From an optimization exercise on the open Yosys and OpenROAD flow, aimed at small area and a short achievable clock period; shortcuts taken in it are not production practice. RTL that was checked went through simulation tests only; none was proved equivalent to the original. Not every run is shown, and edits may drop behaviour that the tests do not exercise. The RTL of run 2 was laid out without a check of its function. Power is estimated from default activity; no workload was simulated.

Run 1, met2 routing:
(1 px per um) Cells faint in the background.
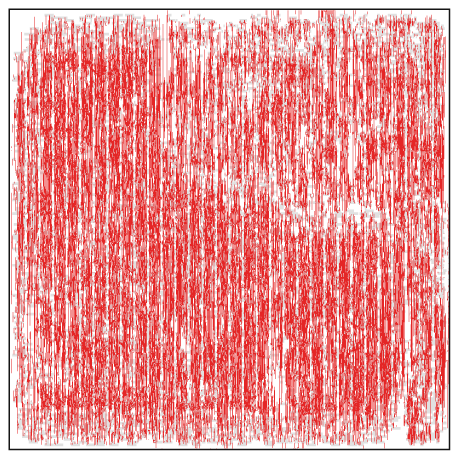
Run 1, placement view:
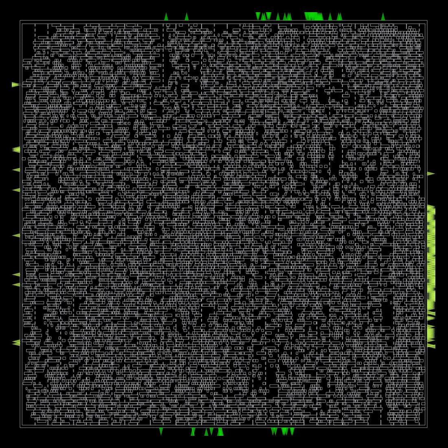
Run 1, the worst timing path:
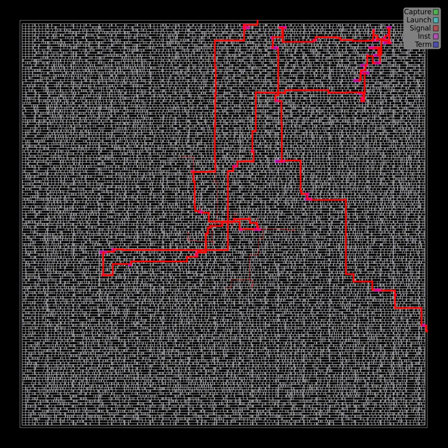
Run 1, M4 wires:
(1 px per um) Supply wires on this layer in grey.
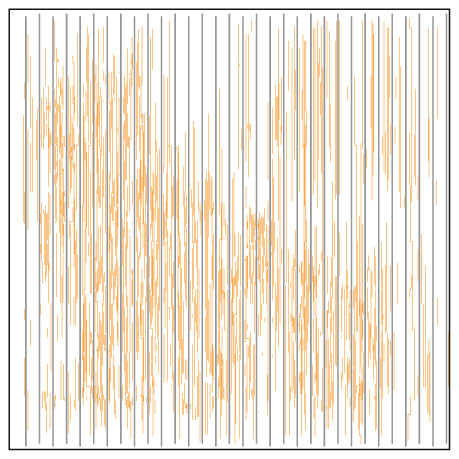
==> flow/design.v <==
module MUX #(parameter WIDTH =32) (
input        wire       [WIDTH-1:0]      In1,
input        wire       [WIDTH-1:0]      In2,
input        wire                        sel,
output       wire       [WIDTH-1:0]      out
);
assign out = (sel==1'b0) ? In1 : In2 ;
endmodule
module Adder #(parameter WIDTH =32) (
input        wire       [WIDTH-1:0]      A,
input        wire       [WIDTH-1:0]      B,
output       wire       [WIDTH-1:0]      C
);
assign C = A+B;
endmodule
module shift_left_twice #(parameter WIDTH =32) (
input        wire       [WIDTH-1:0]      IN,
output       wire       [WIDTH-1:0]      OUT
);
assign OUT = (IN << 2);
endmodule
module Sign_Extend #(parameter WIDTH = 32, parameter Imm_Size = 16)
(
input    wire     [Imm_Size-1:0]     Imm,
output   reg     [WIDTH-1:0]        SignImm
);
always @(*) 
begin
    if (Imm[Imm_Size-1]) 
    begin
        SignImm = {{(WIDTH-Imm_Size){1'b1}},Imm};
    end else 
    begin
        SignImm = {{(WIDTH-Imm_Size){1'b0}},Imm};
    end
end 
endmodule
module Program_Counter #(parameter WIDTH = 32 ) (
input   wire                      CLK ,
input   wire                      RST ,
input	wire	[WIDTH-1:0]		  PC_in,
output  reg     [WIDTH-1:0]		  PC
);
always @(posedge CLK or negedge RST) 
begin
  if (!RST) 
  begin
    PC <= 'b0;
  end else 
  begin
    PC <= PC_in;
  end  
end
endmodule
module Register_File #(parameter WIDTH =32, parameter DEPTH =100, parameter REG_ADDR=5) ( 
input	wire	[REG_ADDR-1:0]		A1,
input	wire	[REG_ADDR-1:0]		A2,
input	wire	[REG_ADDR-1:0]		A3,
input	wire	[WIDTH-1:0]			WD3,
input	wire						WE3,
input                               CLK,RST,
output  wire    [WIDTH-1:0]         RD1,RD2
);
reg     [WIDTH-1:0]     Reg_File    [0:DEPTH-1];
integer j;
always @(posedge CLK or negedge RST ) 
begin
    if (!RST) 
    begin
        for (j=0 ; j<=(DEPTH-1) ; j=j+1 ) 
        begin
            Reg_File[j] <= 'b0 ;
        end
    end else if (WE3) 
    begin
        Reg_File[A3] <= WD3 ;
    end  
end
assign RD1 = Reg_File[A1] ;
assign RD2 = Reg_File[A2] ;
endmodule
module ALU #(parameter WIDTH = 32)
(
input	wire	[WIDTH-1:0]		SrcA,
input	wire	[WIDTH-1:0]		SrcB,
input	wire	[2:0]			ALUControl,
output	reg		[WIDTH-1:0]		ALUResult,
output	wire					Zero
);
always @(*)
begin
	case (ALUControl)
    3'b000:begin
        ALUResult = SrcA & SrcB;
    end
    3'b001 : begin
		ALUResult = SrcA | SrcB ;
    end
    3'b010 : begin
		ALUResult = SrcA + SrcB ;
	end
	3'b100 : begin
		ALUResult = SrcA - SrcB ;
	end
    3'b101 : begin
	    ALUResult = SrcA * SrcB ;
	end
	3'b110 : begin
	    if (SrcA < SrcB) begin
            ALUResult = 'b1;
        end else begin
            ALUResult = 'b0;
        end
    end
	default : begin
		ALUResult = 'b0 ;
	end
	endcase
end
assign Zero = ( ALUResult == 'b0 ) ;
endmodule
module ALU_Decoder #(parameter Funct_size = 6 ) (
input   wire     [Funct_size-1:0]   Funct,
input   wire     [1:0]              ALUOp,
output  reg      [2:0]              ALUControl
);
always @(*) 
begin
    case (ALUOp)
        2'b00:
        begin
            ALUControl = 3'b010; 
        end
        2'b01:
        begin
            ALUControl = 3'b100;
        end
        2'b10:
        begin
            case (Funct)
                'b10_0000:     
                begin
                    ALUControl = 3'b010;
                end
                'b10_0010:     
                begin
                    ALUControl = 3'b100;
                end
                'b10_1010:     
                begin
                    ALUControl = 3'b110;
                end
                'b01_1100:     
                begin
                    ALUControl = 3'b101;
                end
                default: 
                begin
                    ALUControl = 3'b010;
                end
            endcase
        end
        2'b11 : 	
	    begin
		    ALUControl = 3'b010 ;
	    end
        default: 
        begin
            ALUControl = 3'b010;
        end 
    endcase
end 
endmodule
module Main_Decoder (
input   wire    [5:0]    Opcode,
output  reg                 Jump, MemtoReg, MemWrite ,Branch ,ALUSrc ,RegDst ,RegWrite,
output  reg     [1:0]    ALUOp
);
always @(*) 
begin
    case (Opcode)
    6'b10_0011:      
    begin
        Jump = 1'b0;
        ALUOp = 2'b00;
        MemWrite = 1'b0;
        RegWrite = 1'b1;
        RegDst = 1'b0;
        ALUSrc = 1'b1;
        MemtoReg = 1'b1;
        Branch = 1'b0;
    end
    6'b10_1011:      
    begin
        Jump = 1'b0;
        ALUOp = 2'b00;
        MemWrite = 1'b1;
        RegWrite = 1'b0;
        RegDst = 1'b0;
        ALUSrc = 1'b1;
        MemtoReg = 1'b1;
        Branch = 1'b0;
    end
    6'b00_0000 :      
    begin
        Jump = 1'b0;
        ALUOp = 2'b10;
        MemWrite = 1'b0;
        RegWrite = 1'b1;
        RegDst = 1'b1;
        ALUSrc = 1'b0;
        MemtoReg = 1'b0;
        Branch = 1'b0;
    end
    6'b00_1000 :      
    begin
        Jump = 1'b0;
        ALUOp = 2'b00;
        MemWrite = 1'b0;
        RegWrite = 1'b1;
        RegDst = 1'b0;
        ALUSrc = 1'b1;
        MemtoReg = 1'b0;
        Branch = 1'b0;
    end
    6'b00_0100 :      
    begin
        Jump = 1'b0;
        ALUOp = 2'b01;
        MemWrite = 1'b0;
        RegWrite = 1'b0;
        RegDst = 1'b0;
        ALUSrc = 1'b0;
        MemtoReg = 1'b0;
        Branch = 1'b1;
    end
    6'b00_0010:      
    begin
        Jump = 1'b1;
        ALUOp = 2'b00;
        MemWrite = 1'b0;
        RegWrite = 1'b0;
        RegDst = 1'b0;
        ALUSrc = 1'b0;
        MemtoReg = 1'b0;
        Branch = 1'b0;
    end
    default:            
    begin
        Jump = 1'b0;
        ALUOp = 2'b00;
        MemWrite = 1'b0;
        RegWrite = 1'b0;
        RegDst = 1'b0;
        ALUSrc = 1'b0;
        MemtoReg = 1'b0;
        Branch = 1'b0;
    end
endcase
end
endmodule
module Control_Unit (
input wire [5:0] Funct,
input wire [5:0] Opcode,
input wire       Zero,
output wire [2:0] ALUControl,
output wire       Jump,
output wire       PCSrc,
output wire       MemtoReg,
output wire       ALUSrc,
output wire       RegDst,
output wire       RegWrite,
output wire       MemWrite
);
wire [1:0] ALUOp;
wire       Branch;
ALU_Decoder U1 (
.ALUControl(ALUControl),
.ALUOp(ALUOp),
.Funct(Funct)
);
Main_Decoder U2 (
.Jump(Jump),
.MemtoReg(MemtoReg),
.MemWrite(MemWrite),
.Branch(Branch),
.ALUSrc(ALUSrc),
.RegDst(RegDst),
.RegWrite(RegWrite),
.ALUOp(ALUOp),
.Opcode(Opcode)
);
assign PCSrc = Zero & Branch;
endmodule
module Datapath #(
    parameter  WIDTH = 32,
    parameter  DEPTH = 100,
    parameter  IMMEDIATE_size = 16,
    parameter  REG_ADDR_size = 5,
    parameter Target_Addr_size = 26) 
(
input wire                  CLK,
input wire                  RST,
input wire                  Jump,
input wire  [2:0]           ALUControl,
input wire                  PCSrc,
input wire                  MemtoReg,
input wire                  ALUSrc,
input wire                  RegDst,
input wire                  RegWrite,
input wire  [WIDTH-1:0]     ReadData,
input wire  [REG_ADDR_size-1:0]           Rs_Addr,
input wire  [REG_ADDR_size-1:0]           Rt_Addr,
input wire	[REG_ADDR_size-1:0]		      Rd_Addr,
input wire  [IMMEDIATE_size-1:0]          Immediate_value,
input wire	[Target_Addr_size-1:0]	      Target_addr,    
output wire                 Zero,
output wire [WIDTH-1:0]     PC,
output wire [WIDTH-1:0]     ALUOut_ALUResult,
output wire [WIDTH-1:0]     WriteData
);
wire	[REG_ADDR_size-1:0]	    WriteReg ;
wire	[WIDTH-1:0]			    Result ;
wire	[WIDTH-1:0]			    SrcA ;
wire	[WIDTH-1:0]			    SrcB ;	
wire	[WIDTH-1:0]			    SignImm ;	
wire	[WIDTH-1:0]			    shift_left_out1 ;
wire	[Target_Addr_size+1:0]	shift_left_out2 ;
wire	[WIDTH-1:0]			    PCBranch ;
wire	[WIDTH-1:0]			    PCPlus4 ;
wire	[WIDTH-1:0]			    PC_in ;
wire	[WIDTH-1:0]			    PC_in_mux_out ;
wire    [WIDTH-1:0]             PCJump;
Register_File #(.WIDTH(WIDTH), .DEPTH(1 << REG_ADDR_size), .REG_ADDR(REG_ADDR_size))	Register_File_U1
(
.A1(Rs_Addr),
.A2(Rt_Addr),
.A3(WriteReg),
.WD3(Result),
.WE3(RegWrite),
.CLK(CLK),
.RST(RST),
.RD1(SrcA),
.RD2(WriteData)
);
MUX #(.WIDTH(WIDTH))	ALU_SrcB_MUX_U1
(
.In1(WriteData),
.In2(SignImm),
.sel(ALUSrc),
.out(SrcB)
);
MUX #(.WIDTH(REG_ADDR_size))	WriteReg_MUX_U2 
(
.In1(Rt_Addr),
.In2(Rd_Addr),
.sel(RegDst),
.out(WriteReg)
);
ALU #(.WIDTH(WIDTH))    ALU_U1 
(
.SrcA(SrcA),
.SrcB(SrcB),
.ALUControl(ALUControl),
.ALUResult(ALUOut_ALUResult),
.Zero(Zero)
);
MUX #(.WIDTH(WIDTH))	Result_MUX_U3 
(
.In1(ALUOut_ALUResult),
.In2(ReadData),
.sel(MemtoReg),
.out(Result)
);
Sign_Extend #(.WIDTH(WIDTH), .Imm_Size(IMMEDIATE_size))	Sign_Extend_U1 
(
.Imm(Immediate_value),
.SignImm(SignImm)
);
shift_left_twice #(.WIDTH(WIDTH))	shift_left_SignImm_U1
(
.IN(SignImm),
.OUT(shift_left_out1)
);
Adder #(.WIDTH(WIDTH))			PCBranch_Adder_U1
(
.A(shift_left_out1),
.B(PCPlus4),
.C(PCBranch)
);
shift_left_twice #(.WIDTH(Target_Addr_size+2))	shift_left_Target_addr_U1
(
.IN({2'b00,Target_addr}),
.OUT(shift_left_out2)
);
Adder #(.WIDTH(WIDTH))			PCPlus4_Adder_U1
(
.A(PC),
.B(32'd4),
.C(PCPlus4)
);
Program_Counter #(.WIDTH(WIDTH))	PC_U1
(
.PC_in(PC_in),
.CLK(CLK),
.RST(RST),
.PC(PC)
);
MUX #(.WIDTH(WIDTH))	PC_in_MUX_stage1_U1 
(
.In1(PCPlus4),
.In2(PCBranch),
.sel(PCSrc),
.out(PC_in_mux_out)
);
assign PCJump={PCPlus4[31:28],shift_left_out2[27:0]};
MUX #(.WIDTH(WIDTH))	PC_in_MUX_stage2_U1 
(
.In1(PC_in_mux_out),
.In2(PCJump),
.sel(Jump),
.out(PC_in)
);
endmodule
module MIPS #(
    parameter  WIDTH = 32,
    parameter  DEPTH = 100,
    parameter  IMMEDIATE_size = 16,
    parameter  REG_ADDR_size = 5,
    parameter Target_Addr_size = 26)  
(
input       wire        CLK,RST,
output      wire [WIDTH-1:0] PC,
input       wire [WIDTH-1:0] Instr,
output      wire [WIDTH-1:0] ALUOut,
output      wire [WIDTH-1:0] WriteData,
output      wire             MemWrite,
input       wire [WIDTH-1:0] ReadData
);
wire						Jump;
wire	[2:0]				ALUControl ;
wire                        Zero ;
wire                        PCSrc ;
wire                        MemtoReg ;
wire                        ALUSrc ;
wire                        RegDst ;
wire                        RegWrite ;
Control_Unit 	Control_Unit_U1
(
.Funct(Instr[5:0]),
.Opcode(Instr[31:26]),
.Zero(Zero),
.ALUControl(ALUControl),
.Jump(Jump),
.PCSrc(PCSrc),
.MemtoReg(MemtoReg),
.ALUSrc(ALUSrc),
.RegDst(RegDst),
.RegWrite(RegWrite),
.MemWrite(MemWrite)
);
Datapath #(.WIDTH(WIDTH), .DEPTH(DEPTH), .IMMEDIATE_size(IMMEDIATE_size), .REG_ADDR_size(REG_ADDR_size), .Target_Addr_size(Target_Addr_size) )		Datapath_U1
(
.CLK(CLK),
.RST(RST),
.Jump(Jump),
.ALUControl(ALUControl),
.PCSrc(PCSrc),
.MemtoReg(MemtoReg),
.ALUSrc(ALUSrc),
.RegDst(RegDst),
.RegWrite(RegWrite),
.ReadData(ReadData),
.Rs_Addr(Instr[25:21]),
.Rt_Addr(Instr[20:16]),
.Rd_Addr(Instr[15:11]),
.Immediate_value(Instr[15:0]),
.Target_addr(Instr[25:0]),    
.Zero(Zero),
.PC(PC),
.ALUOut_ALUResult(ALUOut),
.WriteData(WriteData)
);
endmodule
==> flow/run.sh <==
#!/bin/bash
# synth_recipe.tcl (not shown) runs the flow's synth.tcl, then flattens the netlist and writes it again
# the make line also repeats each setting of config.mk as NAME=value (left out here)
make -C /OpenROAD-flow-scripts/flow DESIGN_CONFIG=/design/flow/config.mk WORK_HOME=/design/flow/orfs CLKGATE_MAP_FILE= SYNTH_SCRIPT=/design/flow/synth_recipe.tcl finish
==> flow/config.mk <==
export PLATFORM = sky130hd
export DESIGN_NAME = MIPS
export DESIGN_NICKNAME = MIPS
export VERILOG_FILES = /design/flow/design.v
export SDC_FILE = /design/flow/constraint.sdc
export NUM_CORES = 8
export LEC_CHECK = 0
export CAP_MARGIN = 20
export CORE_MARGIN = 2
export CORE_UTILIZATION = 40
export SETUP_SLACK_MARGIN = 0.5
export SLEW_MARGIN = 20
==> flow/constraint.sdc <==
create_clock -name core_clock -period 17.0 [get_ports {CLK}]
set_input_delay 3.4000 -clock core_clock [delete_from_list [all_inputs] [get_ports {CLK}]]
set_output_delay 3.4000 -clock core_clock [all_outputs]
set_load 0.01 [all_outputs]
==> summary.txt, run 1 <==
status no timing/DRC/antenna violations; Arr. time, crit path 13.42 ns; Top Consumer clock; Top FF cell, synth dfrtp_1; Starting Density 0.403; Comb power frac 0.186; crit-path leading delay family adder cells; P_leak 45.4 nW; worst-skew pair later-pin latency 0.81 ns; GR Overflow Total 0; dpl ws -1.11 ns; Reg power frac 0.396; Reg-to-Reg Start Datapath_U1.Register_File_U1.Reg_File[30][7]; Synth top cells by count 1395 x nand2_1, 1094 x o21ai_0, 1054 x dfrtp_1; P&R area growth vs syn 27.2%; Mapped Area 75600 um2; number of cells on the worst hold path 2; CP bufs+invs 17; clock network power 2.79 mW; Max Slew Vio Count 0; P per Cell Area 69.3 nW/um2; Horiz. Die Dim 439 um; sequential area share after synthesis 0.349; r2r setup slk 3.15 ns; Avg Synthesized Cell Area 8.35 um2; CP Launch Point Instr[24]; clock slew at the register clock pins of the worst setup and hold paths 0.06 ns; layout cells sized above 1 0.197; Syn. warnings 7; nets 10600; largest net degree at the start of global routing 163; Crit Path Class primary input to primary output; compound-gate portion of the synthesized area 0.182; Hold Path Sink Datapath_U1.Register_File_U1.Reg_File[11][28]; cell count along the critical path 46; count leader, synth nand2_1; WL final 468000 um; CTS tree built; cell mode on critical path fa_1; skew final 0.0769 ns; endpoints failing setup 0; Max clock buf depth 3; Design Area, Final 96200 um2; cell-internal power 4.61 mW; Switching Fraction 0.309; Synth Instances 9060; switching power 2.06 mW; RePlAce Congestion 1.11; initial drt markers 13300; adder-cell share of the synthesized area 0.145; via count 82600; Hold WC Path Type register to register; M1 WL 176000 um; placed instance count 12200; min-delay src Datapath_U1.Register_File_U1.Reg_File[11][28]; period utilization 0.989; DP Area 89300 um2; biggest regs Datapath_U1.Register_File_U1.Reg_File (1024), Datapath_U1.PC_U1.PC (30); Netlist cell types 97; largest family of logic cells by synthesized area simple AND/OR/NAND/NOR gates; unrepaired setup endpoints after global routing true; M2 GR Usage 0.673; Residual DRC 0; DR WL/cell 37.3 um; Fmax 59.5 MHz; Fin. Hold Viols 0; Slew HR 0.129; Core Region 188000 um2; area leader, netlist dfrtp_1; Critical Path Sink ALUOut[31]; die area 193000 um2; async set-reset flop share out of synthesis 1.00; Setup Buffers After CTS 109; Pre-Repair DR Iteration Count 30; Tightest Pin Transition 1.30 ns; CTS Sinks 1054; GRT Total Usage 0.477; WL met2 188000 um; H-tree depth 3; Num CTS Buffers 119; initial antenna violation count 47; final hold slack 0.502 ns
About 'met2 routing':
- longest straight run: 174 um
- share of all routed wire: 40%
- nets with wire on the layer: 8607

About 'placement view':
tap cells: 2495
Fill cells: 18000
fin cells: 12500
final core occ: 0.512

About 'the worst timing path':
setup TNS: 0 ns
worst setup margin: 0.184 ns
crit path time final: 16.82 ns

About 'M4 wires':
- wire length on this layer: 42.1 mm
- longest straight run: 267 um
- nets with wire on the layer: 547
- share of all routed wire: 9.0%
- main direction: vertical

## run 1: layout by cell type (no fill, tap or decap), drive strengths merged, types with 50 or more instances in the layout
| master | netlist | routed |
|---|---|---|
| buf | 104 | 1327 |
| nand3 | 585 | 585 |
| a221oi | 50 | 50 |
| nor3 | 59 | 59 |
| nor2 | 552 | 552 |
| dfrtp | 1054 | 1054 |
| clkdlybuf4s50 | 0 | 144 |
| a22oi | 304 | 304 |
| nor4 | 59 | 59 |
| nand4 | 243 | 243 |
| o21ai | 1110 | 1110 |
| clkbuf | 640 | 168 |
| xnor2 | 102 | 102 |
| nand2 | 1395 | 1395 |
| and3 | 466 | 466 |
| inv | 638 | 639 |
| ha | 219 | 219 |
| a2111oi | 130 | 130 |
| a21oi | 163 | 163 |
| fa | 411 | 411 |
## run 1: layout make-up
| class | instances | area [um2] | area share |
|---|---|---|---|
| multi-input cells | 6605 | 46000 | 0.478 |
| diodes | 23 | 57.6 | 0.000598 |
| inverters | 659 | 2500 | 0.0260 |
| clock inverters | 54 | 714 | 0.00743 |
| well taps | 2495 | 3120 | 0.0325 |
| repair buffers | 1478 | 14000 | 0.145 |
| flip-flops and latches | 1054 | 26400 | 0.274 |
| clock buffers | 168 | 3410 | 0.0355 |
--- run 2: outline of the changes from run 1 ---
flow/design.v: 484 -> 994 lines; modules unchanged: 0
  Register_File: edited, 27 -> 36 lines
  ALU: edited, 40 -> 873 lines
  MIPS: edited, 60 -> 85 lines
  removed: MUX, Adder, shift_left_twice, Sign_Extend, Program_Counter, ALU_Decoder, Main_Decoder, Control_Unit, Datapath
==> module Register_File as of run 2 <==
module Register_File (
input  wire        CLK, RST,
input  wire        WE,
input  wire [4:0]  WA,
input  wire [31:0] WD,
input  wire [4:0]  A1, A2,
output wire [31:0] RD1, RD2
);
reg  [31:0] valid;
wire [31:0] wsel = WE ? (32'b1 << WA) : 32'b0;
wire [31:0] live = valid & ~wsel;
always @(posedge CLK or negedge RST) begin
  if (!RST) valid <= 32'b0;
  else      valid <= valid | wsel;
end
wire [31:0] sel1 = live & (32'b1 << A1);
wire [31:0] sel2 = live & (32'b1 << A2);
wire        hit1 = WE & (WA == A1);
wire        hit2 = WE & (WA == A2);
wire [31:0] rd1_or [0:32];
wire [31:0] rd2_or [0:32];
assign rd1_or[0] = {32{hit1}} & WD;
assign rd2_or[0] = {32{hit2}} & WD;
genvar i;
generate
  for (i = 0; i < 32; i = i + 1) begin : ENTRY
    reg [31:0] q;
    always @(posedge CLK)
      if (wsel[i]) q <= WD;
    assign rd1_or[i+1] = rd1_or[i] | ({32{sel1[i]}} & q);
    assign rd2_or[i+1] = rd2_or[i] | ({32{sel2[i]}} & q);
  end
endgenerate
assign RD1 = rd1_or[32];
assign RD2 = rd2_or[32];
endmodule
==> module MIPS as of run 2 <==
module MIPS #(
    parameter  WIDTH = 32,
    parameter  DEPTH = 100,
    parameter  IMMEDIATE_size = 16,
    parameter  REG_ADDR_size = 5,
    parameter Target_Addr_size = 26)
(
input       wire        CLK,RST,
output      wire [WIDTH-1:0] PC,
input       wire [WIDTH-1:0] Instr,
output      wire [WIDTH-1:0] ALUOut,
output      wire [WIDTH-1:0] WriteData,
output      wire             MemWrite,
input       wire [WIDTH-1:0] ReadData
);
wire [5:0]  op    = Instr[31:26];
wire [5:0]  funct = Instr[5:0];
wire [4:0]  rs    = Instr[25:21];
wire [4:0]  rt    = Instr[20:16];
wire [4:0]  rd    = Instr[15:11];
wire [31:0] simm  = {{16{Instr[15]}}, Instr[15:0]};
wire op_r    = (op == 6'b000000);
wire op_addi = (op == 6'b001000);
wire op_lw   = (op == 6'b100011);
wire op_sw   = (op == 6'b101011);
wire op_beq  = (op == 6'b000100);
wire op_j    = (op == 6'b000010);
wire f_sub = (funct == 6'b100010);
wire f_slt = (funct == 6'b101010);
wire f_mul = (funct == 6'b011100);
wire is_sub = op_r & f_sub;
wire is_slt = op_r & f_slt;
wire is_mul = op_r & f_mul;
wire is_add = op_r & ~f_sub & ~f_slt & ~f_mul;
wire       reg_write = op_r | op_addi | op_lw;
wire [4:0] dest      = op_r ? rd : rt;
reg         wb_v;
reg  [4:0]  wb_d;
reg  [31:0] wb_s, wb_c;
reg         wb_ci;
wire [31:0] wb_sum = wb_s + wb_c + {31'b0, wb_ci};
wire [31:0] rsv, rtv;
Register_File RF (
.CLK(CLK), .RST(RST),
.WE(wb_v), .WA(wb_d), .WD(wb_sum),
.A1(rs), .A2(rt),
.RD1(rsv), .RD2(rtv)
);
wire [31:0] mul_s, mul_c;
wire        mul_ci;
ALU MUL (.X(rsv), .Y(rtv), .S(mul_s), .C(mul_c), .NEG0(mul_ci));
wire lt = (rsv < rtv);
wire [31:0] nxt_s = op_lw  ? ReadData :
                    is_slt ? {31'b0, lt} :
                    is_mul ? mul_s : rsv;
wire [31:0] nxt_c = is_mul  ? mul_c :
                    op_addi ? simm :
                    is_sub  ? ~rtv :
                    is_add  ? rtv : 32'b0;
wire        nxt_ci = is_sub | (is_mul & mul_ci);
always @(posedge CLK or negedge RST) begin
  if (!RST) wb_v <= 1'b0;
  else      wb_v <= reg_write;
end
always @(posedge CLK) begin
  wb_d  <= dest;
  wb_s  <= nxt_s;
  wb_c  <= nxt_c;
  wb_ci <= nxt_ci;
end
assign ALUOut    = rsv + simm;
assign WriteData = rtv;
assign MemWrite  = op_sw;
reg  [31:2] pc_q;
wire [31:2] pc4    = pc_q + 30'd1;
wire [31:2] pc_br  = pc4 + simm[29:0];
wire        take   = op_beq & (rsv == rtv);
wire [31:2] pc_nxt = op_j ? {pc4[31:28], Instr[25:0]} :
                     take ? pc_br : pc4;
always @(posedge CLK or negedge RST) begin
  if (!RST) pc_q <= 30'b0;
  else      pc_q <= pc_nxt;
end
assign PC = {pc_q, 2'b00};
endmodule
--- a/flow/config.mk
+++ b/flow/config.mk
@@ -6,4 +6,5 @@
 export NUM_CORES = 8
 export LEC_CHECK = 0
+export ABC_AREA = 1
 export CAP_MARGIN = 20
 export CORE_MARGIN = 2
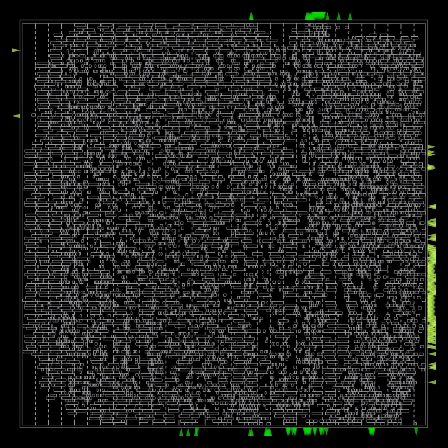
Run 2: placement view
Fill cells: 17600
fin cells: 11100
Core Region: 181000 um2
tap cells: 2370
row count: 156

==> summary.txt, run 2 <==
status no timing/DRC/antenna violations; Avg Synthesized Cell Area 8.84 um2; Horiz. Die Dim 431 um; Residual DRC 0; RePlAce Congestion 1.16; Fin. Hold Viols 0; Fmax 67.0 MHz; min-delay src RF.valid[4]; Reg-to-Reg Start wb_v; worst setup margin 2.07 ns; final hold slack 0.470 ns; Synth top cells by count 1719 x nand2_1, 1050 x inv_1, 1024 x edfxtp_1; GRT Total Usage 0.521; Syn. warnings 2; P&R area growth vs syn 14.2%; layout cells sized above 1 0.0980; WL final 497000 um; clk cell area share 0.0560; M2 GR Usage 0.695; crit path time final 14.93 ns; worst-skew pair later-pin latency 0.90 ns; Starting Density 0.403; Top FF cell, synth edfxtp_1; compound-gate portion of the synthesized area 0.111; initial antenna violation count 69; most frequent cells in the layout 1719 x nand2_1, 1024 x edfxtp_1, 1018 x inv_1; r2r setup slk 6.15 ns; nets 8928; buffering overhead 0.0513; count of multi-input gates 5611; leading cell type in the layout, fill and taps excluded nand2_1; Arr. time, crit path 11.53 ns; Hold Path Sink RF.valid[4]; nonclk inv count 1106; Crit Path Class primary input to primary output; Hold WC Path Type register to register; skew final 0.101 ns; async set-reset flop share out of synthesis 0.0545; Max clock buf depth 3; Setup Buffers After CTS 0; period utilization 0.879; number of cells on the worst hold path 2; M1 WL 166000 um; nonclk buf count 508; largest net degree at the start of global routing 63; endpoints failing setup 0; area leader, netlist edfxtp_1; unrepaired setup endpoints after global routing false; P_leak 35.9 nW; Max Slew Vio Count 0; setup TNS 0 ns; DR WL/cell 44.9 um; Netlist cell types 76; multi-input logic area 33200 um2; placed instance count 10800; CP Launch Point Instr[24]; WL met2 190000 um; adder-cell share of the synthesized area 0.0777; FFs & Latches 1157; via count 77900; sequential fraction of total cell area 0.405; count leader, synth nand2_1
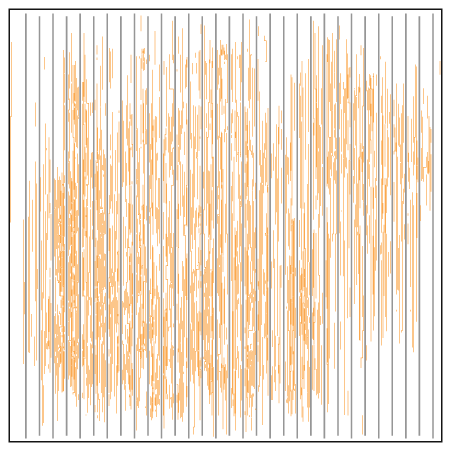
Run 2: M4 wires
(1 px per um) Supply wires on this layer in grey.
- main direction: vertical
- share of all routed wire: 11%
- nets with wire on the layer: 587

[run 2: changes by cell type after synthesis, moves of 324 or more]
cell	change
o21ai_0	-654
and3_1	-462
edfxtp_1	+1024
o22ai_1	+415
inv_1	+421
dfrtp_1	-991
nand2_1	+324
clkbuf_1	-498
[run 2: cells by family after synthesis]
group | count (synthesis)
mux | 4
xor+xnor | 332
compound gates | 1329
other cells | 1
simple gates | 3604
flops | 1157
fa+ha+maj | 340
buf+inv | 1477
[run 2: worst max-delay path: cells and delay by family]
kind / cells / cell delay [ns]
buffers and inverters: 6 / 2.71
AO/OA/AOI/OAI: 7 / 1.59
AND/OR/NAND/NOR: 18 / 3.06
adder cells (fa/ha/maj): 1 / 0.53
XOR/XNOR: 1 / 0.17
[run 2: how the worst max path moves through the flow]
stage                       to  slack [ns]  cells after the start
CTS                 ALUOut[29]        2.57                     33
finish              ALUOut[29]        2.07                     33
global route        ALUOut[28]        1.91                     32
floorplan           ALUOut[28]        5.47                     34
detailed placement  ALUOut[29]        2.58                     33
global placement    ALUOut[29]        2.48                     33
[run 2: report_power, final]
group          internal, mW  switching [mW]
Sequential             3.16          0.0683
Combinational         0.492            1.04
Clock                  1.78            1.39
Total                  5.43            2.50

[re-timing with driven ports]
Ports are ideal in the flow. The routed layouts listed here were re-timed in OpenROAD.
Step 1 sets driving cells, clkbuf_16 on the clock port and buf_2 on the other inputs (assumed; they add their load-dependent delay and slew).
Step 2 also shifts input and output timing later by t, the mid clock arrival at the registers, as if the neighbouring blocks saw the same clock.
Slacks: ideal / step 1 / step 2; pairs: ideal / step 1.
run	t, ns	slack for setup (ns)	hold slack, ns	latest minus earliest clock arrival (ns)
run 1	0.859	0.184 / 0.149 / -0.340	0.502 / 0.502 / 0.502	0.077 / 0.077
run 2	0.939	2.065 / 2.024 / 2.024	0.470 / 0.470 / 0.470	0.101 / 0.101
With both steps, setup timing fails in run 1, where it was met with ideal ports. For run 1, which loses most, drivers alone change the setup slack by -0.035 ns; drivers and shift together by -0.524 ns.
